This design comes from an exercise in tuning for small area, a short achievable clock period and few clock cycles per item on the open sky130 flow, not from production work. Function was checked by simulation only, so behaviour that the tests miss may differ from the original. Not every run is shown, and edits may drop behaviour that the tests do not exercise.

## design/flow/design.v

```verilog
module JAM (
input CLK,
input RST,
output reg [2:0] W,
output reg [2:0] J,
input [6:0] Cost,
output reg [3:0] MatchCount,
output reg [9:0] MinCost,
output Valid );
reg [2:0] a [7:0];
reg [3:0] state,next_state;
reg [2:0] swap;
reg [9:0] cost_all; 
wire [3:0] b [7:0];
wire [2:0] position [5:0];
wire [9:0] cost_plus_Cost;
assign cost_plus_Cost = cost_all + Cost;
assign b[0] = 8;
assign b[1] = swap>=1||a[1]<a[swap] ? 8 : a[1];
assign b[2] = swap>=2||a[2]<a[swap] ? 8 : a[2];
assign b[3] = swap>=3||a[3]<a[swap] ? 8 : a[3];
assign b[4] = swap>=4||a[4]<a[swap] ? 8 : a[4];
assign b[5] = swap>=5||a[5]<a[swap] ? 8 : a[5];
assign b[6] = swap>=6||a[6]<a[swap] ? 8 : a[6];
assign b[7] = a[7]<=a[swap] ? 8 : a[7];
assign position[0] = b[2]<b[3] ? 2:3;
assign position[1] = b[4]<b[5] ? 4:5;
assign position[2] = b[6]<b[7] ? 6:7;
assign position[3] = b[1]<b[position[0]] ? 1:position[0];
assign position[4] = b[position[1]]<b[position[2]] ? position[1]:position[2];
assign position[5] = b[position[3]]<b[position[4]] ? position[3]:position[4];
always@(*) begin
	if(a[6]<a[7]) begin
		swap = 6;
	end
	else if(a[5]<a[6]) begin
		swap = 5;
	end
	else if(a[4]<a[5]) begin
		swap = 4;
	end
	else if(a[3]<a[4]) begin
		swap = 3;
	end
	else if(a[2]<a[3]) begin
		swap = 2;
	end
	else if(a[1]<a[2]) begin
		swap = 1;
	end
	else if(a[0]<a[1]) begin
		swap = 0;
	end
	else begin
		swap = 7;
	end
end
assign Valid = (state == 9)?1'b1:0;
always@(*) begin
	next_state = 4'dx;
	case (state)
		0 : next_state = 1;
		1 : next_state = 2;
		2 : next_state = 3;
		3 : next_state = 4;
		4 : next_state = 5;
		5 : next_state = 6;
		6 : next_state = 7;
		7 : next_state = 8;
		8 : next_state = (&W) ? 4'd9 : 4'd0;
		9 : next_state = 9;
	endcase
end
always@(posedge CLK or posedge RST) begin
	if(RST) state <= 0;
	else state <= next_state;
end
always@(posedge CLK or posedge RST) begin
	if(RST) begin
		a[0] <= 0;
		a[1] <= 1;
		a[2] <= 2;
		a[3] <= 3;
		a[4] <= 4;
		a[5] <= 5;
		a[6] <= 6;
		a[7] <= 7;
		MinCost <= 10'b1111111111;
		W <= 0;
		J <= 0;
	end
	else begin
		case(state)
			0: begin
				W <= a[1];
				J <= 1;
				cost_all <= 0;
			end
			1: begin
				W <= a[2];
				J <= 2;
				cost_all <= cost_plus_Cost;
			end
			2: begin
				W <= a[3];
				J <= 3;
				cost_all <= cost_plus_Cost;
			end
			3: begin
				W <= a[4];
				J <= 4;
				cost_all <= cost_plus_Cost;
			end
			4: begin
				W <= a[5];
				J <= 5;
				cost_all <= cost_plus_Cost;
			end
			5: begin
				W <= a[6];
				J <= 6;
				cost_all <= cost_plus_Cost;
			end
			6: begin
				W <= a[7];
				J <= 7;
				cost_all <= cost_plus_Cost;
			end
			7: begin
				cost_all <= cost_plus_Cost;
				a[swap] <= a[position[5]];
				a[position[5]] <= a[swap];
				W <= swap;
			end
			8:begin
				if(MinCost > cost_plus_Cost) begin
					MinCost <= cost_plus_Cost;
					MatchCount <= 1;
				end
				else if (MinCost == cost_plus_Cost) begin
					MatchCount <= MatchCount + 1;
				end
				case(W)
					0: begin
						a[1] <= a[7];
						a[2] <= a[6];
						a[3] <= a[5];
						a[4] <= a[4];
						a[5] <= a[3];
						a[6] <= a[2];
						a[7] <= a[1];
					end
					1: begin
						a[2] <= a[7];
						a[3] <= a[6];
						a[4] <= a[5];
						a[5] <= a[4];
						a[6] <= a[3];
						a[7] <= a[2];
					end
					2: begin
						a[3] <= a[7];
						a[4] <= a[6];
						a[6] <= a[4];
						a[7] <= a[3];
					end
					3: begin
						a[4] <= a[7];
						a[5] <= a[6];
						a[6] <= a[5];
						a[7] <= a[4];
					end
					4: begin
						a[5] <= a[7];
						a[7] <= a[5];
					end
					5: begin
						a[6] <= a[7];
						a[7] <= a[6];
					end
				endcase
				W <= a[0];
				J <= 0;
			end
		endcase
	end
end
endmodule
```

## design/flow/run.sh

```bash
#!/bin/bash
# synth_recipe.tcl (not shown) runs the flow's synth.tcl, then flattens the netlist and writes it again
# the make line also repeats each setting of config.mk as NAME=value (left out here)
make -C /OpenROAD-flow-scripts/flow DESIGN_CONFIG=/design/flow/config.mk WORK_HOME=/design/flow/orfs CLKGATE_MAP_FILE= SYNTH_SCRIPT=/design/flow/synth_recipe.tcl finish
```

## design/flow/config.mk

```make
export PLATFORM = sky130hd
export DESIGN_NAME = JAM
export DESIGN_NICKNAME = JAM
export VERILOG_FILES = /design/flow/design.v
export SDC_FILE = /design/flow/constraint.sdc
export NUM_CORES = 4
export LEC_CHECK = 0
export CAP_MARGIN = 20
export CORE_MARGIN = 2
export CORE_UTILIZATION = 40
export SLEW_MARGIN = 20
```

## design/flow/constraint.sdc

```tcl
create_clock -name core_clock -period 12.0 [get_ports {CLK}]
set_input_delay 2.4000 -clock core_clock [delete_from_list [all_inputs] [get_ports {CLK}]]
set_output_delay 2.4000 -clock core_clock [all_outputs]
set_load 0.01 [all_outputs]
```

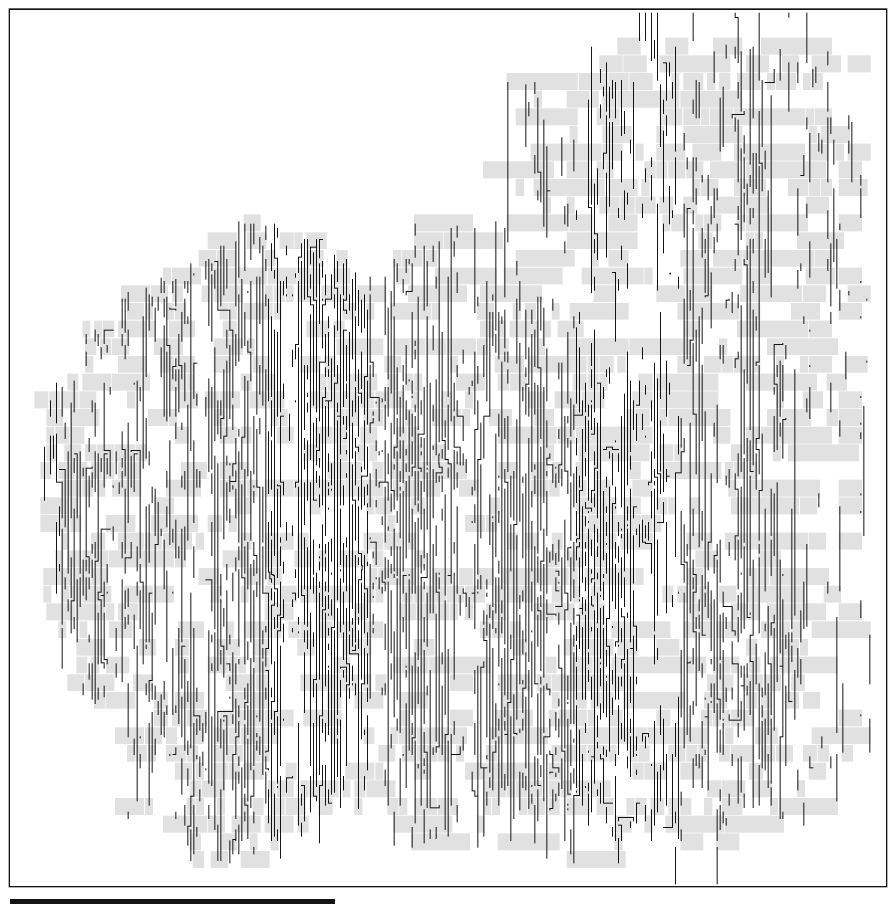
(run_1/layer_met2.png)
The bar under the picture is 50 um long.
The longest straight run is 51.3 um. 794 nets have wire on it. The layer holds 43% of the routed length. The layer carries 10500 um of wire.

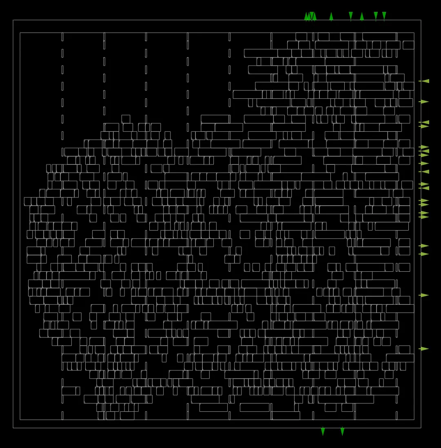
(run_1/placement.png)
filler instances: 1659
TAP cells: 220
Final Util: 0.455
sequential cell count: 58

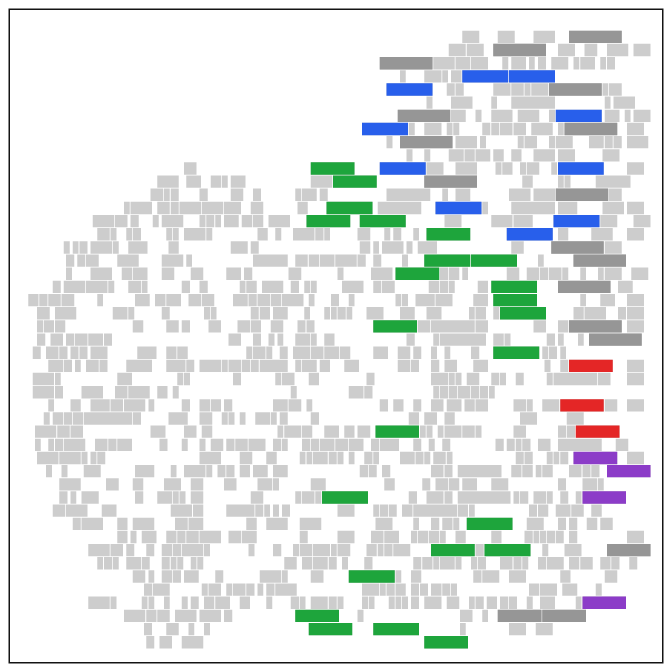
(run_1/flops_by_reg.png)
Key: blue = MinCost [flops 10, where top right]; purple = state [flops 4, where bottom right]; green = a [flops 24]; red = W [flops 3]
Another 17 sequential cells are not coloured.

==> results.yml, run 1 <==
worst_setup_path:
  setup.worst_path.start: "a[7][2]"
  cp.arrival_ns: 11.32
  cp-endpoint: "a[2][0]"
  path_depth: 36
  crit_buf_inv: 3
  start_kind: "register"
  cp_common_cell: "ha_1"
  path_max_fanout: 11
  crit_slowest_cell: "o32ai_1"
  r2r-start: "a[7][2]"
  r2r_cells: 36
  worstSetupPathType: "reg2reg"
  worstPathRequired_ns: 12.21
  r2r_end: "a[2][0]"
  critPathTopFamily: "compound AO/OA/AOI/OAI gates"
  cpPeakStageDelay_ns: 0.97
  reg2reg_slack_ns: 0.88
floorplanning:
  initial_core_util: 0.411
  core_mm2: 0.0166
  fp.dieW_um: 135
  rows: 47
  io_pins: 30
  dieHeight_um: 135
grt:
  met2_usage: 0.417
  grt_pass1_vias: 6619
  grt_max_degree: 45
  antenna_found_initial: 0
  grt.met3_usage: 0.0428
  use_met1: 0.375
  grt_pass1_wl_um: 38200
layout:
  seqCellArea_mm2: 0.00155
  clock_cell_area_share: 0.0370
  area_dominant_class: "multi-input gates"
  bufAreaShareNonClock: 0.0492
  sh_seq_area: 0.204
  diodes: 0
  design_area_mm2: 0.00758
  nMultiInputCombCells: 715
  nNonClkBuffers: 40
  final.clkbuf_count: 12
  area_growth_pct: 10.8
  drive_gt1_frac: 0.0895
  multi_input_area_share: 0.646
clock_tree:
  root_buffer: "clkbuf_16"
  htree_levels: 3
  clk_pin_slew_ns: 0.05
  cts_tree: "built"
  hold_buffers: 0
  clock_latency_ns: 0.33
  cts-buffers-inserted: 9
  cts_setup_buffers: 0
  cts_num_sinks: 58
yosys:
  synth_top_area_frac: 0.124
  yosysTopAreaCell: "ha_1"
  synth_edf_count: 14
  synth_simple_gate_area_share: 0.192
  synth_xor_xnor_area_share: 0.0141
  ys_seq_area_frac: 0.226
  ys_ff_latch: 58
  syn_area_mm2: 0.00684
  synthArstFlopShare: 0.759
  ys_types: 86
  synthFlopType: "dfstp_2"
  synth.area.top_cells: "ha_1 12%, dfstp_2 8.5%, dfrtp_1 8.0%"
  yosys.area_share.adder: 0.129
  synthMuxAreaShare: 0.0509
  ys.warnings.count: 2
  synth_top_family_by_area: "compound AO/OA/AOI/OAI gates"
  yosysMostFrequentCell: "nor2_1"
  synth_compound_area_frac: 0.329
drt:
  wl_per_cell_um: 21.8
  wl_um: 24100
  wl_met2_um: 10500
  ant_nets: 0
  dr_wl_met3_um: 2450
  vias: 7147
  drt_first_pass_iters: 7
  routed.top_layer: "met4"
  drt_iter0_drc: 812
  drc: 0
outcome:
  status: "no timing/DRC/antenna violations"
timing:
  tightestPinTransition_ns: 1.10
  fin_skew_ns: 0.00662
  hold_ws_ns: 0.482
  fmax_mhz: 90.0
  layout_setup_ws_ns: 0.883
  slew_violations: 0
  finalSetupTns_ns: 0
  fin_crit_ns: 11.12
  hold_viol: 0
  finalSetupViolations: 0
  period_share: 0.926
  slew_headroom: 0.264
place:
  post_dp_cell_area_mm2: 0.00730
  numPortBuffers: 29
  place_inst: 1087
  dp_hpwl_um: 17700
  routabilityCongestion: 0.990
worst_hold_path:
  min_to: "MinCost[2]"
  worstHoldPathType: "reg2reg"
  hp-start: "MinCost[2]"
  hold_path_depth: 2
run:
  maxCapViolCount: 0
Testbench counts for the RTL of run 1, summed over its fixed seeds: cycles 4,354,572, jobs 12.
==> run 1: cells in the final DEF, fill, tap and decap left out, drive strengths merged, types with 7 or more instances in the layout <==
cell type      Yosys  final
or3               11     11
clkdlybuf4s50      0     29
dfstp             22     22
inv               53     53
edfxtp            14     14
nand2b             7      7
a21oi             71     71
nand4              7      7
o211ai            19     19
ha                68     68
nor2b             15     15
nor3              24     24
a31oi             17     17
a21o              11     11
nor2              96     96
o21a              23     23
dfrtp             22     22
o21ai             57     57
a221oi             7      7
mux2i             28     28
buf               12     11
a211oi            26     26
nand3             26     26
a22oi              9      9
o22ai             11     11
nand2             66     66
clkbuf            35     12
and2               8      8
==> run 1: state kept, by name, summed over array words and instances (netlist names) <==
name	count
W	3
MatchCount	4
J	3
cost_all	10
a	24
state	4
MinCost	10
## Run 2: large edit since run 1, in outline
design/flow/design.v: 188 -> 1923 lines; modules unchanged: 0
  JAM: edited, 188 -> 1923 lines
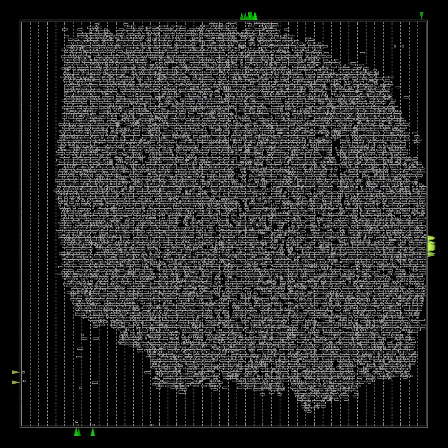
(run_2/placement.png)
core area: 0.420 mm^2
Post-Layout Cell Count: 23789
Rows: 238
Seq area share: 0.346
filler instances: 39884

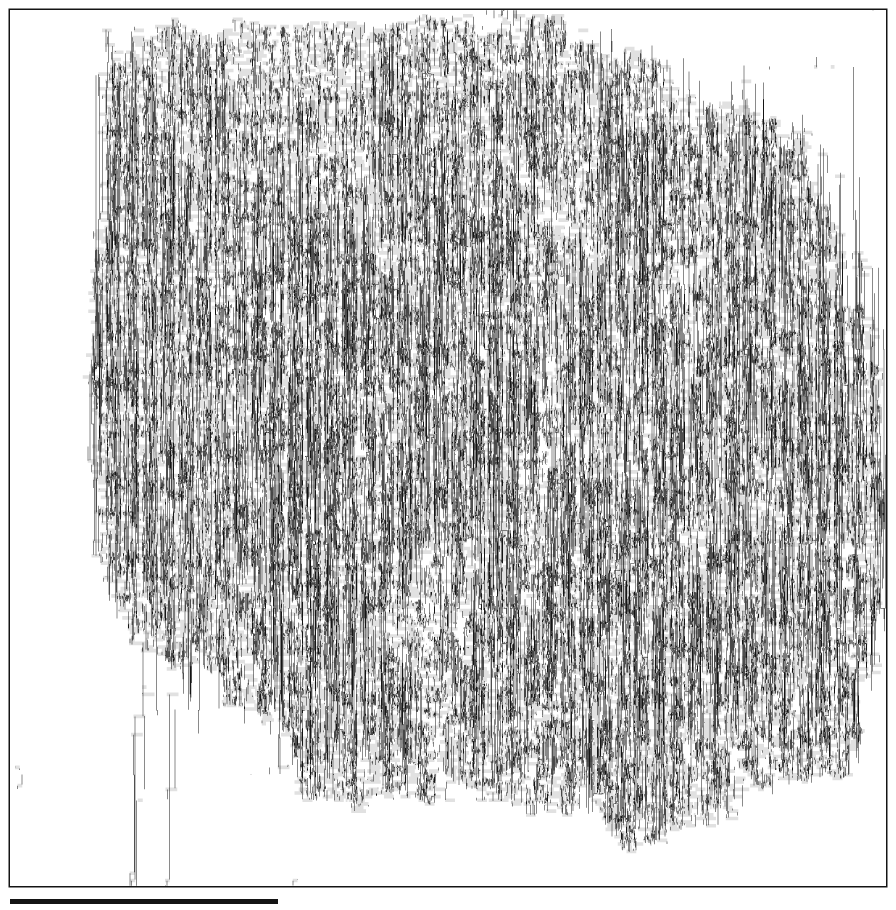
(run_2/layer_met2.png)
The bar under the picture is 200 um long.
The layer holds 43% of the routed length. The layer carries 253 mm of wire. The wires run mostly vertical. 17179 nets have wire on it. The longest straight run is 185 um.

==> run 2 against run 1 <==
First-iteration DRC count rose to 15 times the previous value; clock-buffer cell count rose by 439.
==> results.yml, run 2 <==
worst_setup_path:
  cpPeakStageDelay_ns: 0.87
  r2r_end: "v91[8]"
  cp-endpoint: "v91[8]"
  path_depth: 16
  crit_slowest_cell: "dfxtp_4"
  setup.worst_path.start: "cr[1]"
  r2r-start: "cr[1]"
  crit_buf_inv: 2
  path_max_fanout: 64
  worstSetupPathType: "reg2reg"
  start_kind: "register"
drt:
  drt_first_pass_iters: 9
  routed.top_layer: "met5"
  vias: 128307
  dr_wl_met3_um: 40000
  drt_iter0_drc: 11787
timing:
  finalSetupTns_ns: 0
  fin_skew_ns: 0.0763
  period_share: 0.523
  hold_viol: 0
yosys:
  synthArstFlopShare: 0.00216
  syn_area_mm2: 0.168
  synthMuxAreaShare: 0.0489
  ys_seq_area_frac: 0.385
  synthFlopType: "dfxtp_1"
  synth_xor_xnor_area_share: 0.0442
  synth.area.top_cells: "dfxtp_1 38%, ha_1 18%, inv_1 4.9%"
  synth_simple_gate_area_share: 0.108
  synth_top_family_by_area: "adder cells"
  synth_edf_count: 14
  synth_top_area_frac: 0.382
outcome:
  status: "no timing/DRC/antenna violations"
clock_tree:
  cts-buffers-inserted: 352
  cts_setup_buffers: 0
  cts_num_sinks: 3234
  clk_pin_slew_ns: 0.06
floorplanning:
  fp.dieW_um: 653
  initial_core_util: 0.401
grt:
  grt_pass1_vias: 121070
  met2_usage: 0.415
  grt_pass1_wl_um: 831000
place:
  dp_hpwl_um: 468000
  post_dp_cell_area_mm2: 0.175
  numPortBuffers: 29
layout:
  design_area_mm2: 0.188
  drive_gt1_frac: 0.0856
Testbench counts for the RTL of run 2, summed over its fixed seeds: cycles 804, jobs 12.
## run 2: cell types whose count changed in the layout (fill, tap and decap cells not counted), sizes merged, moves of 702 or more
cell	delta
a21oi	+1028
dfxtp	+3213
ha	+2348
inv	+2198
mux2	+702
nand2	+1049
nor2	+1046
o21ai	+1108
## run 2: final cells by class
| type | count | area (um^2) | area share |
|---|---|---|---|
| clock inverter | 198 | 2740 | 0.0146 |
| tap | 5520 | 6910 | 0.0368 |
| sequential | 3234 | 64900 | 0.346 |
| antenna | 27 | 67.6 | 0.000360 |
| inverter | 2217 | 8330 | 0.0443 |
| clock buffer | 451 | 9830 | 0.0523 |
| multi-input combinational | 12045 | 94100 | 0.501 |
| timing repair buffer | 97 | 930 | 0.00495 |

-- separate check: timing with driven ports --
The results above use ideal ports. As a check the final layouts listed here were re-extracted and re-timed, cells and wires unchanged. Step 1 (the two cells are an assumption about what drives the block):
set clk [get_ports {CLK}]
set_driving_cell -lib_cell sky130_fd_sc_hd__clkbuf_16 $clk
set_driving_cell -lib_cell sky130_fd_sc_hd__buf_2 [delete_from_list [all_inputs] $clk]
Step 2 also shifts input and output timing later by t, the mid clock arrival at the registers, as if the neighbouring blocks saw the same clock. Three values: ideal ports, drivers, drivers and shift; two values: the first two.
run	shift t [ns]	setup WS [ns]	clock arrival spread, ns	worst data-port slew with drivers (ns)	pins driven straight from the clock port
run 1	0.366	0.883 / 0.883 / 0.883	0.006 / 0.006	0.03	1
run 2	1.064	5.729 / 5.729 / 5.729	0.086 / 0.086	0.06	1
After both steps every run listed still meets setup and hold.
